Source: an optimization exercise on an open RTL-to-GDS flow (aim: small area, a short achievable clock period and few clock cycles per item). Production flows keep margins and buffers that such runs may drop.
Function was checked by simulation only, so behaviour that the tests miss may differ from the original.

<file path="design.v">
`timescale 1ns / 1ps
module full_adder(
    input wire iA, iB, iCarry,
    output wire oSum, oCarry
    );
    assign oSum = ((iA ^ iB) ^ iCarry);
    assign oCarry  = ((iA & iB) | ((iA^iB) & iCarry));
endmodule
`timescale 1ns / 1ps
module partial_full_adder(
    input wire iA, iB, iC,
    output wire oS, oP, oG
    );
    assign oS = (iA ^ iB) ^ (iC);
    assign oP = iA | iB;
    assign oG = iA & iB;
endmodule
`timescale 1ns / 1ps
module carry_lookahead_adder
#( parameter WIDTH = 4 )
(
    input wire iC,
    input wire [WIDTH-1:0] iA, iB,
    output wire [WIDTH-1:0] oS,
    output wire oC
);
    wire [WIDTH:0] wCs;
    wire [WIDTH-1:0] wPs, wGs;
    assign wCs[0] = iC;
    genvar i, j;
    generate 
        for (i=0; i < WIDTH; i = i+1)
        begin        
            partial_full_adder PFA
                (.iA(iA[i]), .iB(iB[i]), .iC(wCs[i]), .oS(oS[i]), .oP(wPs[i]), .oG(wGs[i]));    
            wire [i:0] wPropagatedGs;           
            assign wPropagatedGs[0] = wGs[i];
            for(j=1; j <= i; j = j+1)
            begin
                assign wPropagatedGs[j] = wGs[i-j] & &wPs[i:i-j+1];
            end
            assign wCs[i+1] = (&wPs[i:0] & iC) | (|wPropagatedGs);
        end
    endgenerate
    assign oC = wCs[WIDTH];
endmodule
`timescale 1ns / 1ps
module carry_save_adder
#(
    parameter WIDTH = 8
)
(
    input wire [WIDTH-1:0] iA, iB, iC,
    output wire [WIDTH-1:0] oS,
    output wire [WIDTH:0] oC
);
    assign oS = iA ^ iB ^ iC;
    assign oC = ((iA & iB) | (iB & iC) | (iA & iC)) << 1;
endmodule
`timescale 1ns / 1ps
module twos_complementer
#(
    parameter WIDTH = 8
)
(
    input wire [WIDTH-1:0] iA,
    output wire [WIDTH-1:0] oA
);
    assign oA = ~iA + 1;
endmodule
`timescale 1ns / 1ps
module signed_multiplier
#(
   parameter INPUT_LENGTH = 16,
   parameter OUTPUT_LENGTH = 32
)
(   
    input wire [INPUT_LENGTH-1:0]iA, iB,
    output wire [OUTPUT_LENGTH-1:0] oRes
);
    localparam N = INPUT_LENGTH/2;
    localparam SIGN_PADDING = (OUTPUT_LENGTH-INPUT_LENGTH);
    wire [OUTPUT_LENGTH-1:0] partial_products [N-1:0];
    genvar i;
    generate
        wire [OUTPUT_LENGTH-1:0] adds [2:0], minuses [2:0];
        assign adds[0] = 0;
        assign minuses[0] = 0;
        assign adds[1] = {{SIGN_PADDING{iA[INPUT_LENGTH-1]}}, iA};
        assign adds[2] = adds[1] << 1;
        twos_complementer #(.WIDTH(OUTPUT_LENGTH)) comp1 (.iA(adds[1]), .oA(minuses[1]));
        twos_complementer #(.WIDTH(OUTPUT_LENGTH)) comp2 (.iA(adds[2]), .oA(minuses[2]));
        wire [INPUT_LENGTH:0] padded_multiplier;
        assign padded_multiplier = { iB, 1'b0 };
        for(i=1; i < INPUT_LENGTH; i = i+2)
        begin
            wire [2:0] booth_block;
            assign booth_block = padded_multiplier[i+1:i-1];
            wire [2:0] booth_encoded;  
            assign booth_encoded[2] = booth_block[2];
            assign booth_encoded[1] = ~^booth_block[1:0] & (booth_block[2] ^ booth_block[1]);
            assign booth_encoded[0] = ^booth_block[1:0];
            wire [OUTPUT_LENGTH-1:0] positive_partial_product, raw_negative_partial_product, negative_partial_product;
            assign positive_partial_product = adds[booth_encoded[1:0]] << (i-1);
            assign negative_partial_product = minuses[booth_encoded[1:0]] << (i-1);
            assign partial_products[(i-1)/2] = 
            (booth_encoded[2] == 0) ? positive_partial_product : negative_partial_product ;
        end
    endgenerate
    wire [OUTPUT_LENGTH-1:0] wi1 [N-2:0];
    wire [OUTPUT_LENGTH:0] wi2 [N-2:0];
    assign wi1[0] = partial_products[0];
    assign wi2[0] = {1'b0, partial_products[1] };
    generate
        for(i=0; i < N-2; i = i+1)
        begin
            carry_save_adder #(.WIDTH(OUTPUT_LENGTH)) 
            CSA (
                .iA(wi1[i]), .iB(wi2[i][OUTPUT_LENGTH-1:0]), .iC(partial_products[i+2]), .oS(wi1[i+1]), .oC(wi2[i+1])
            );
        end
    endgenerate
    wire carry_out;
    carry_lookahead_adder #( .WIDTH(OUTPUT_LENGTH) ) 
        adder_inst   (
            .iA( wi1[N-2] ), 
            .iB( wi2[N-2][OUTPUT_LENGTH-1:0] ),
            .iC( 1'b0 ),
            .oS( oRes ),
            .oC( carry_out )
          );
endmodule
`timescale 1ns / 1ps
module mp_adder #(
    parameter OPERAND_WIDTH = 64,
    parameter ADDER_WIDTH   = 8,
    parameter N_ITERATIONS  = OPERAND_WIDTH / ADDER_WIDTH,
    parameter ADDER_TYPE = 2,
    parameter BLOCK_WIDTH = 64,
    parameter SUB_BLOCK_WIDTH = 16
    )
    (
    input  wire                       iClk,
    input  wire                       iRst,
    input  wire                       iStart,
    input  wire                       iSub,
    input  wire [OPERAND_WIDTH-1:0]   iOpA,
    input  wire [OPERAND_WIDTH-1:0]   iOpB,
    output wire [OPERAND_WIDTH:0]     oRes,  
    output wire                       oDone);
    wire [OPERAND_WIDTH-1:0] regA_D;
    reg  [OPERAND_WIDTH-1:0] regA_Q;
    always @(posedge iClk)
    begin
        if(iRst==1)     regA_Q <= { OPERAND_WIDTH{1'b0} }; 
        else            regA_Q <= regA_D;
    end
    wire [OPERAND_WIDTH-1:0] regB_D;
    reg  [OPERAND_WIDTH-1:0] regB_Q;    
    always @(posedge iClk)
    begin
      if(iRst==1)       regB_Q <= {OPERAND_WIDTH{1'b0}}; 
      else              regB_Q <= regB_D;
    end
    reg          muxA_sel;
    wire [OPERAND_WIDTH-1:0] muxA_Out;
    assign muxA_Out = (muxA_sel == 0) ? iOpA : { {ADDER_WIDTH{1'b0}}  , regA_Q[OPERAND_WIDTH-1:ADDER_WIDTH]};
    assign regA_D = muxA_Out;
    wire  [OPERAND_WIDTH-1:0] muxB_Sub_Out;
    assign muxB_Sub_Out = (iSub == 0) ? iOpB : ~iOpB;
    reg          muxB_sel;
    wire  [OPERAND_WIDTH-1:0] muxB_Out;
    assign muxB_Out = (muxB_sel == 0) ? muxB_Sub_Out : { {ADDER_WIDTH{1'b0}}  , regB_Q[OPERAND_WIDTH-1:ADDER_WIDTH]};
    assign regB_D = muxB_Out;
    wire [ADDER_WIDTH-1:0]  operandA;
    wire [ADDER_WIDTH-1:0]  operandB;
    wire                    carry_in;
    wire [ADDER_WIDTH-1:0]  result;
    wire                    carry_out;
    localparam RCA =   4'b0000;
    localparam CBA =   4'b0001;
    localparam CLA =   4'b0010;
    localparam BCLA =  4'b0011;
    localparam CSelA = 4'b0100;
    localparam GFA =   4'b0101;
    localparam IGFA =  4'b0110;
    localparam RCACC = 4'b0111;
    localparam CCA   =  4'b1000;
    carry_lookahead_adder #( .WIDTH(ADDER_WIDTH) ) 
        adder_inst   (
            .iA( operandA ), 
            .iB( operandB ),
            .iC( carry_in ),
            .oS(result),
            .oC(carry_out)
          );
    reg  [OPERAND_WIDTH-1:0] regResult;
    always @(posedge iClk)
    begin
        if(iRst==1)   regResult <= { OPERAND_WIDTH{1'b0} };
      else            regResult <= { result, regResult[OPERAND_WIDTH-1:ADDER_WIDTH] };
    end
    reg  regCout;
    always @(posedge iClk)
    begin
      if(iRst==1)   regCout <= 1'b0;
      else          regCout <= carry_out;
    end
    reg  muxCarry_sel;
    wire muxCarryIn;
    assign muxCarryIn = (muxCarry_sel == 0) ? iSub : regCout;
    assign operandA = regA_Q;
    assign operandB = regB_Q;
    assign carry_in = muxCarryIn;
    assign oRes = { (~iSub & regCout), regResult};
    localparam s_IDLE         = 3'b000;
    localparam s_STORE_OPS    = 3'b001;
    localparam s_ADD_FIRST    = 3'b010;
    localparam s_ADD_WORDS    = 3'b011;
    localparam s_DONE         = 3'b100;
    reg [2:0] rFSM_current, wFSM_next;
    always @(posedge iClk)
    begin
        if(iRst==1)	  
            rFSM_current <= s_IDLE;
        else          
            rFSM_current <= wFSM_next;
    end
    reg [$clog2(N_ITERATIONS):0] rCnt_Current, wCnt_next;
    always @(posedge iClk)
    begin
        if(iRst==1)	  
            rCnt_Current <= 0;
        else          
            rCnt_Current <= wCnt_next;
    end
    always @(*)
    begin
        case(rFSM_current)
            s_IDLE: 
              begin         
                muxA_sel = 0;
                muxB_sel = 0;
                muxCarry_sel = 0;
                wCnt_next = 0;
                if (iStart==1)
                    wFSM_next = s_STORE_OPS;
                else
                    wFSM_next = s_IDLE;
              end
            s_STORE_OPS: 
              begin
                muxA_sel = 0;
                muxB_sel = 0;
                muxCarry_sel = 0;
                wCnt_next = rCnt_Current + 1;
                wFSM_next = s_ADD_FIRST;
              end
            s_ADD_FIRST: 
              begin
                muxA_sel = 1;
                muxB_sel = 1;
                muxCarry_sel = 0;
                wCnt_next = rCnt_Current + 1;
                wFSM_next = s_ADD_WORDS;
              end
            s_ADD_WORDS: 
              begin
                muxA_sel = 1;
                muxB_sel = 1;
                muxCarry_sel = 1;
                wCnt_next = rCnt_Current + 1;
                if ( rCnt_Current < (N_ITERATIONS - 1) )
                  wFSM_next = s_ADD_WORDS;
                else
                  wFSM_next = s_DONE;
              end
            s_DONE:
              begin
                muxA_sel = 1;
                muxB_sel = 1;
                muxCarry_sel = 1;
                wCnt_next = 0;
                wFSM_next = s_IDLE;
              end  
            default: 
              begin 
                muxA_sel = 0;
                muxB_sel = 0;
                muxCarry_sel = 0;
                wCnt_next = 0;
                wFSM_next = s_IDLE;
              end
        endcase
    end
    reg regDone;
    always @(posedge iClk)
    begin
      if(iRst)    regDone <= 1'd0; 
      else        regDone <= ( rFSM_current == s_DONE ) ? 1'b1 : 1'b0;
    end
    assign oDone = regDone;
endmodule
`timescale 1ns / 1ps
module carry_save_accumulator
#(
   parameter INPUT_LENGTH = 16,
   parameter OUTPUT_LENGTH = 32
)
(   
    input wire iClk, iRst,
    input wire [INPUT_LENGTH-1:0]iA,
    input wire iAccumulate, iTerminate,  
    output wire [OUTPUT_LENGTH-1:0] oRes,
    output wire oReady, oDone
); 
    reg rReady, rStartProcess;
    wire wProcessed;
    reg [OUTPUT_LENGTH-1:0] rRes;  
    wire [OUTPUT_LENGTH-1:0] woResAdd;
    reg [INPUT_LENGTH-1:0] rA;
    reg [OUTPUT_LENGTH-1:0] accSum, accCarry;
    wire [OUTPUT_LENGTH-1:0] accSumNext, accCarryNext;
    always @(posedge iClk)
    begin
        if(iRst) begin
            accSum <= 0;
            accCarry <= 0;
        end
        else begin
            accSum <= accSumNext;
            accCarry <= accCarryNext;
        end
    end
    genvar i;
    generate
        full_adder FA1
            (.iA(rA[0]), .iB(accSum[0]), .iCarry(1'b0),.oCarry(accCarryNext[0]), .oSum(accSumNext[0]));
        for(i=1; i < INPUT_LENGTH; i = i+1)
        begin
            full_adder FA
                (.iA(rA[i]), .iB(accSum[i]), .iCarry(accCarry[i-1]),.oCarry(accCarryNext[i]), .oSum(accSumNext[i]));
        end
        for(i=INPUT_LENGTH; i < OUTPUT_LENGTH; i = i+1)
        begin
             full_adder FA
                (.iA(0), .iB(accSum[i]), .iCarry(accCarry[i-1]),.oCarry(accCarryNext[i]), .oSum(accSumNext[i]));
        end
        wire [OUTPUT_LENGTH-1:0] wOperandA;  
        wire [OUTPUT_LENGTH:0] wOperandB;  
        assign wOperandB[0] = 0;  
        for(i=0; i < OUTPUT_LENGTH; i = i+1)
        begin
            assign wOperandA[i] = accSum[i];
            assign wOperandB[i+1] = accCarry[i];
        end
        localparam RCA =   4'b0000;
        localparam CBA =   4'b0001;
        localparam CLA =   4'b0010;
        localparam BCLA =  4'b0011;
        localparam CSelA = 4'b0100;
        localparam GFA =   4'b0101;
        localparam IGFA =  4'b0110;
        localparam RCACC = 4'b0111;
        localparam CCA   =  4'b1000;
        mp_adder #(.OPERAND_WIDTH(OUTPUT_LENGTH), .ADDER_WIDTH(8), .ADDER_TYPE(CLA))
        adder_inst (
            .iClk(iClk),
            .iRst(iRst),
            .iStart( rStartProcess ),
            .iOpA( wOperandA ),
            .iOpB( wOperandB[OUTPUT_LENGTH-1:0] ),
            .iSub(1'b0),
            .oRes( woResAdd ),
            .oDone( wProcessed )
        );
    endgenerate
    localparam s_IDLE         = 3'b000;  
    localparam s_ACCUMULATE     = 3'b001;  
    localparam s_PROCESS     = 3'b010;  
    localparam s_DONE          = 3'b011;  
    reg [2:0] rFSM;
    always @(posedge iClk)
    begin
        if(iRst)
        begin
            rA <= 0;
            rReady <= 0;
            rFSM <= s_IDLE;
            rStartProcess <= 0;
            rRes <= 0;
        end
        else begin
        case(rFSM)
            s_IDLE:
                begin
                    rRes <= rRes;
                    if(iAccumulate) begin
                        rStartProcess <= 0;
                        rReady <= 1;
                        rA <= iA;
                        rFSM <= s_IDLE;
                    end
                    else if(iTerminate) begin
                        rStartProcess <= 1;
                        rFSM <= s_PROCESS;
                        rReady <= 0;
                        rA <= 0;
                    end
                    else begin
                        rStartProcess <= 0;
                        rFSM <= s_IDLE;
                        rReady <= 1;
                        rA <= 0;
                    end
                end
           s_PROCESS:
                begin
                    rStartProcess <= 0;
                    rReady <= 0;
                    rA <= 0;
                    if (wProcessed) begin
                        rFSM <= s_DONE;
                        rRes <= woResAdd;
                    end else begin
                        rFSM <= s_PROCESS;
                        rRes <= rRes;
                    end
                end
            s_DONE:
                begin
                    rRes <= rRes;
                    rStartProcess <= 0;
                    rReady <= 1;
                    rA <= 0;
                    rFSM <= s_IDLE;
                end
            default:
                begin
                    rRes <= rRes;
                    rStartProcess <= 0;
                    rReady <= 0;
                    rA <= 0;
                    rFSM <= s_IDLE;
                end
        endcase
        end
    end
    assign oRes = rRes;
    assign oReady = rReady;
    assign oDone = (rFSM == s_DONE);
endmodule
`timescale 1ns / 1ps
module Multiply_Accumulator
#(
   parameter INPUT_LENGTH = 32,
   parameter OUTPUT_LENGTH = 64
)
(   
    input wire iClk, iRst,
    input wire [INPUT_LENGTH-1:0]iA, iB,
    input wire iMAC, iRET,  
    output wire [OUTPUT_LENGTH-1:0] oRes,
    output wire oReady, oDone
); 
    wire [OUTPUT_LENGTH-1:0] wProduct;
    signed_multiplier 
    #(.INPUT_LENGTH(INPUT_LENGTH), .OUTPUT_LENGTH(OUTPUT_LENGTH))
    M ( .iA(iA), .iB(iB), .oRes(wProduct) );
    carry_save_accumulator #( .INPUT_LENGTH(OUTPUT_LENGTH), .OUTPUT_LENGTH(OUTPUT_LENGTH) )
    CsaveAc
    ( .iClk(iClk), .iRst(iRst), .iAccumulate(iMAC), .iTerminate(iRET), .iA(wProduct), 
    .oReady(oReady), .oRes(oRes), .oDone(oDone) );
endmodule
</file>
<file path="run.sh">
#!/bin/bash
# synth_recipe.tcl (not shown) runs the flow's synth.tcl, then flattens the netlist and writes it again
# the make line also repeats each setting of config.mk as NAME=value (left out here)
make -C /OpenROAD-flow-scripts/flow DESIGN_CONFIG=/design/flow/config.mk WORK_HOME=/design/flow/orfs CLKGATE_MAP_FILE= SYNTH_SCRIPT=/design/flow/synth_recipe.tcl finish
</file>
<file path="config.mk">
export PLATFORM = sky130hd
export DESIGN_NAME = Multiply_Accumulator
export DESIGN_NICKNAME = Multiply_Accumulator
export VERILOG_FILES = /design/flow/design.v
export SDC_FILE = /design/flow/constraint.sdc
export NUM_CORES = 4
export LEC_CHECK = 0
export CAP_MARGIN = 20
export CORE_MARGIN = 2
export CORE_UTILIZATION = 40
export SLEW_MARGIN = 20
</file>
<file path="constraint.sdc">
create_clock -name core_clock -period 20.0 [get_ports {iClk}]
set_input_delay 4.0000 -clock core_clock [delete_from_list [all_inputs] [get_ports {iClk}]]
set_output_delay 4.0000 -clock core_clock [all_outputs]
set_load 0.01 [all_outputs]
</file>
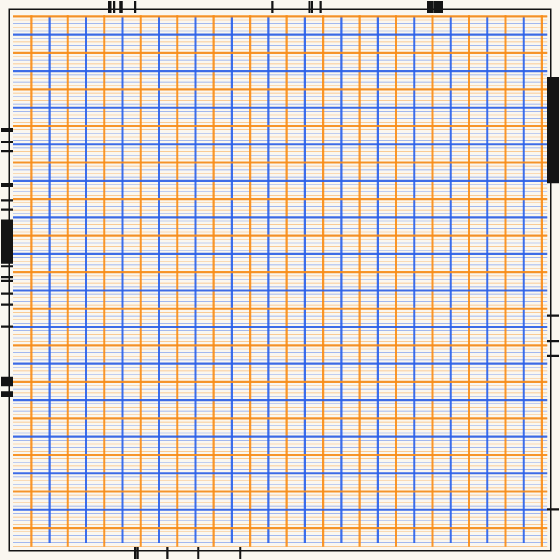
**Above:** power grid.
Pins as bars on the die edge.
color	net
orange	VSS
blue	VDD
met1 rails	146
met5 straps	29
met4 straps	29
signal pins	134
Die Height: 401.8 µm
Die X: 401.8 µm
core area: 156800 µm²

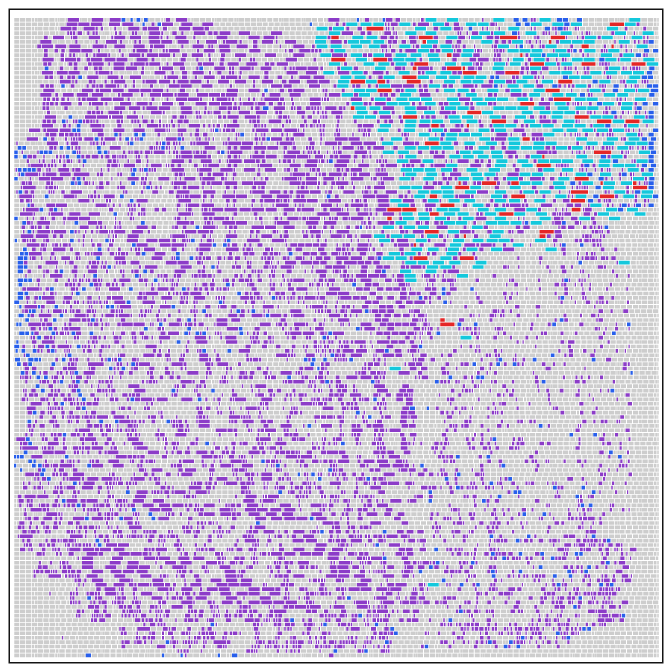
**Above:** placed cells, one color a class.
Fill, decap, tap and diode cells in gray.
color	class	cells	share of their area
blue	remaining buffers and delay cells	499	5.9%
purple	combinational and other logic	6513	78%
red	clock drivers and dummy loads	75	2.2%
cyan	sequential cells	460	14%

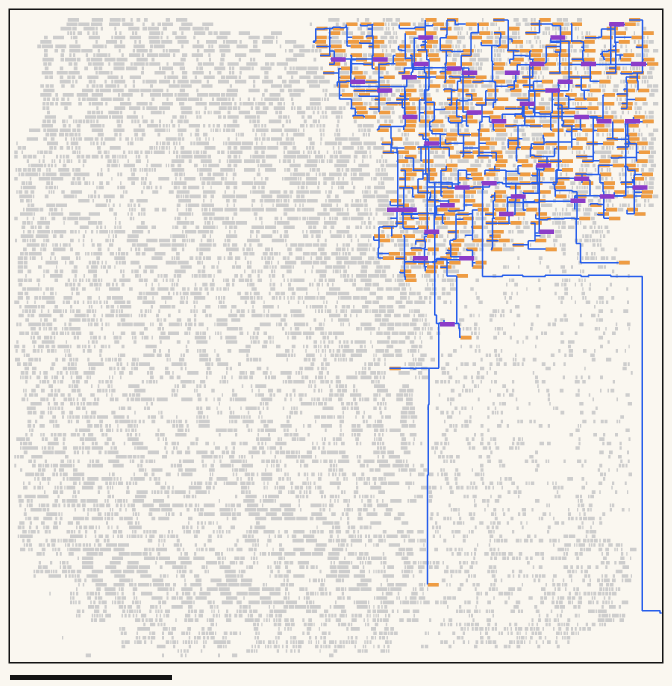
**Above:** routed clock nets over the placement.
Scale bar: 100 µm.
[purple] clock drivers | count: 42
[blue] clock wires | length: 5430 µm
[orange] flip-flops | count: 460
routed clock nets	43

## cell usage in the layout, fill, tap and decap left out, types with 33 or more instances in the layout
cell	synthesis	final
nand2_1	977	975
fa_1	708	708
a21oi_1	702	701
o21ai_0	602	601
nor2_1	542	533
dfxtp_1	460	460
buf_4	1	381
inv_1	271	270
ha_1	235	235
nor2b_1	213	211
a21boi_0	194	194
mux2i_1	124	123
a22o_1	122	122
a22oi_1	120	120
mux4_2	110	110
o22ai_1	109	109
a31oi_1	107	106
xnor2_1	129	103
nor3_1	97	96
a221o_1	88	88
clkdlybuf4s50_1	0	84
a221oi_1	82	82
o221ai_1	81	81
o211ai_1	70	70
nand3_1	69	69
xor2_1	74	65
a211oi_1	64	64
nor4_1	53	52
clkbuf_16	0	43
and3_1	42	42
o31ai_1	39	39
or3_1	38	38
and2_1	38	37
a21o_1	33	33
## metal layers
metal	track usage, %	wire (µm)
met1	49.51	124400
met2	60.52	141400
met3	8.429	34170
met4	29.78	31260
met5	0	84
==> summary.txt <==
Status
  • Status: finished clean

Timing
  • Worst slew pin tran: 1.262 ns
  • FMAX: roughly 52 MHz
  • Final setup margin: 0.8328 ns
  • Hold Violations, Final: 0
  • Worst hold slack: about 0.43 ns
  • Rel. slew slack: between 10% and 20%
  • Unrepaired setup endpoints after global routing: false
  • Sum Neg Setup Slack: 0 ns
  • # setup viols final: 0
  • Clock skew: 0.02534 ns

Worst setup path
  • Crit-path slowest cell: o311ai_0
  • Worst EP arrival: 19.64 ns
  • Critical Path RT: 20.47 ns
  • Setup crit start kind: input port
  • Crit path to: CsaveAc.rA[63]$_SDFF_PP0_
  • Reg2Reg Depth: 4
  • Setup CP Type: input port to flop
  • Crit path from: iA[0]
  • R2R setup slack: 17.09 ns
  • Top Family by Delay on Critical Path: adder cells
  • Reg-to-Reg End: CsaveAc.adder_inst.regB_Q[29]$_SDFF_PP0_
  • Critical path depth: 35
  • R2R Path Start: CsaveAc.adder_inst.rFSM_current[0]$_SDFF_PP0_
  • Worst Path Max Fanout: 19
  • CP max stage delay: 0.85 ns
  • Worst path most repeated cell: fa_1

Route
  • WL final: 331400 µm
  • Initial DRT Pass Iterations: 8
  • DRC errors left: 0
  • Via count: 64720
  • Initial DRC Count: 9546
  • DRT antenna net count: 0
  • Routed wire length per instance: 34.45 µm
  • Vias per cell: 6.728

Clock network
  • # hold bufs at CTS: 0
  • Root buffer cell: clkbuf_16
  • Clock Latency Late Sink: roughly 0.57 ns
  • Clock sink count: 460
  • CTS Buf Count: 42
  • CTS tree: built
  • Clock Path Buffers: 3
  • Post-CTS Setup Bufs: 0
  • Clk slew on worst S/H paths: 0.09 ns
  • Depth of the CTS H-tree: 2

Finish
  • Share of layout cells above drive strength 1: 9.818%
  • N_diodes: 14
  • Signal buf overhead: 5.677%
  • Fraction of area in registers: about 13%
  • Fin util: 43.70%
  • Seq cells: 460
  • Invs w/o clock: 285
  • #MultiIn Comb: around 6200
  • # clk buffers: slightly below 60
  • Footprint of the multi-input gates: between 50000 and 60000 µm²
  • Final nets: roughly 8500
  • Finished Cell Area: 68500 µm²
  • Post-route insts no fill: 9619
  • ClkCell Share: ~2.1%
  • Fraction of area in multi-input gates: 73.37%
  • Filler Cells Inserted: between 15000 and 20000
  • Synthesis-to-layout area growth: 8.204%

Logic synthesis
  • Syn Inst Count: 7810
  • Simple-Gate Fraction of Synth Area: ~16%
  • Adder-cell area share of the yosys netlist: between 20% and 30%
  • Syn nets: 8821
  • Most numerous cell in the Yosys netlist: nand2_1
  • Synth Area in XOR/XNOR: ~3%
  • Commonest cells in the netlist: nand2_1 (977), clkbuf_1 (735), fa_1 (708)
  • Largest cells by area after synthesis: fa_1 (22%), dfxtp_1 (15%), nand2_1 (5.8%), a21oi_1 (5.5%), o21ai_0 (4.8%)
  • Largest family of logic cells by synthesized area: adder cells
  • Post-synth EDFFs: 0
  • Warnings, synthesis: 4
  • Mux share of post-synthesis cell area: 6.447%
  • #FFs+latches synth: 460
  • Largest area contributor in the netlist: fa_1
  • Syn Area/Cell: 8.106 µm²
  • Async set-reset flop share out of synthesis: 0%
  • Count of cell types in the netlist: 97

Placed design
  • Dpl hpwl: 255700 µm
  • Setup slack at placement: 0.4631 ns
  • Inst Count DP: 9528
  • Port buffer count: 133

Global route
  • Largest net degree at the start of global routing: between 150 and 200
  • Vias in the first global route: 62000
  • Total track usage: 39.74%
  • Antenna violations before repair: 21
  • First-pass GRT wire length: ~470000 µm
  • Grt total ovfl: 0

Min path
  • WHS Path Cells: 1
  • Hold path endpoint: CsaveAc.adder_inst.regB_Q[0]$_SDFF_PP0_

Floorplanning
  • Site Rows: ~150
  • Well Taps: 2058
  • Die Area: about 160000 µm²
  • Initial Util: 40.39%
  • # IOs: 134
Testbench counts, summed over its fixed seeds: cycles 11,934, items 7,774.

## afterwards: timing with drivers on the ports
Ports are ideal in the flow. The routed layout listed here was re-timed in OpenROAD.
Step 1 sets driving cells, clkbuf_16 on the clock port and buf_2 on the other inputs (assumed; they add their load-dependent delay and slew).
Step 2 moves the port delays by t, midway between the first and last clock arrival at a register: inputs arrive t later, outputs are due t later. That takes back most of the time a late clock gives input paths.
Three values: ideal, step 1, step 2; two values: the first two.
t, ns: 0.635
setup WS [ns]: 0.833 / 0.855 / 0.220
clock arrival spread, ns: 0.033 / 0.032
slew at the worst register clock pin (ns): 0.09 / 0.09
After both steps setup and hold are still met in this run. For this run, drivers alone change the setup slack by +0.022 ns; drivers and shift together by -0.613 ns.
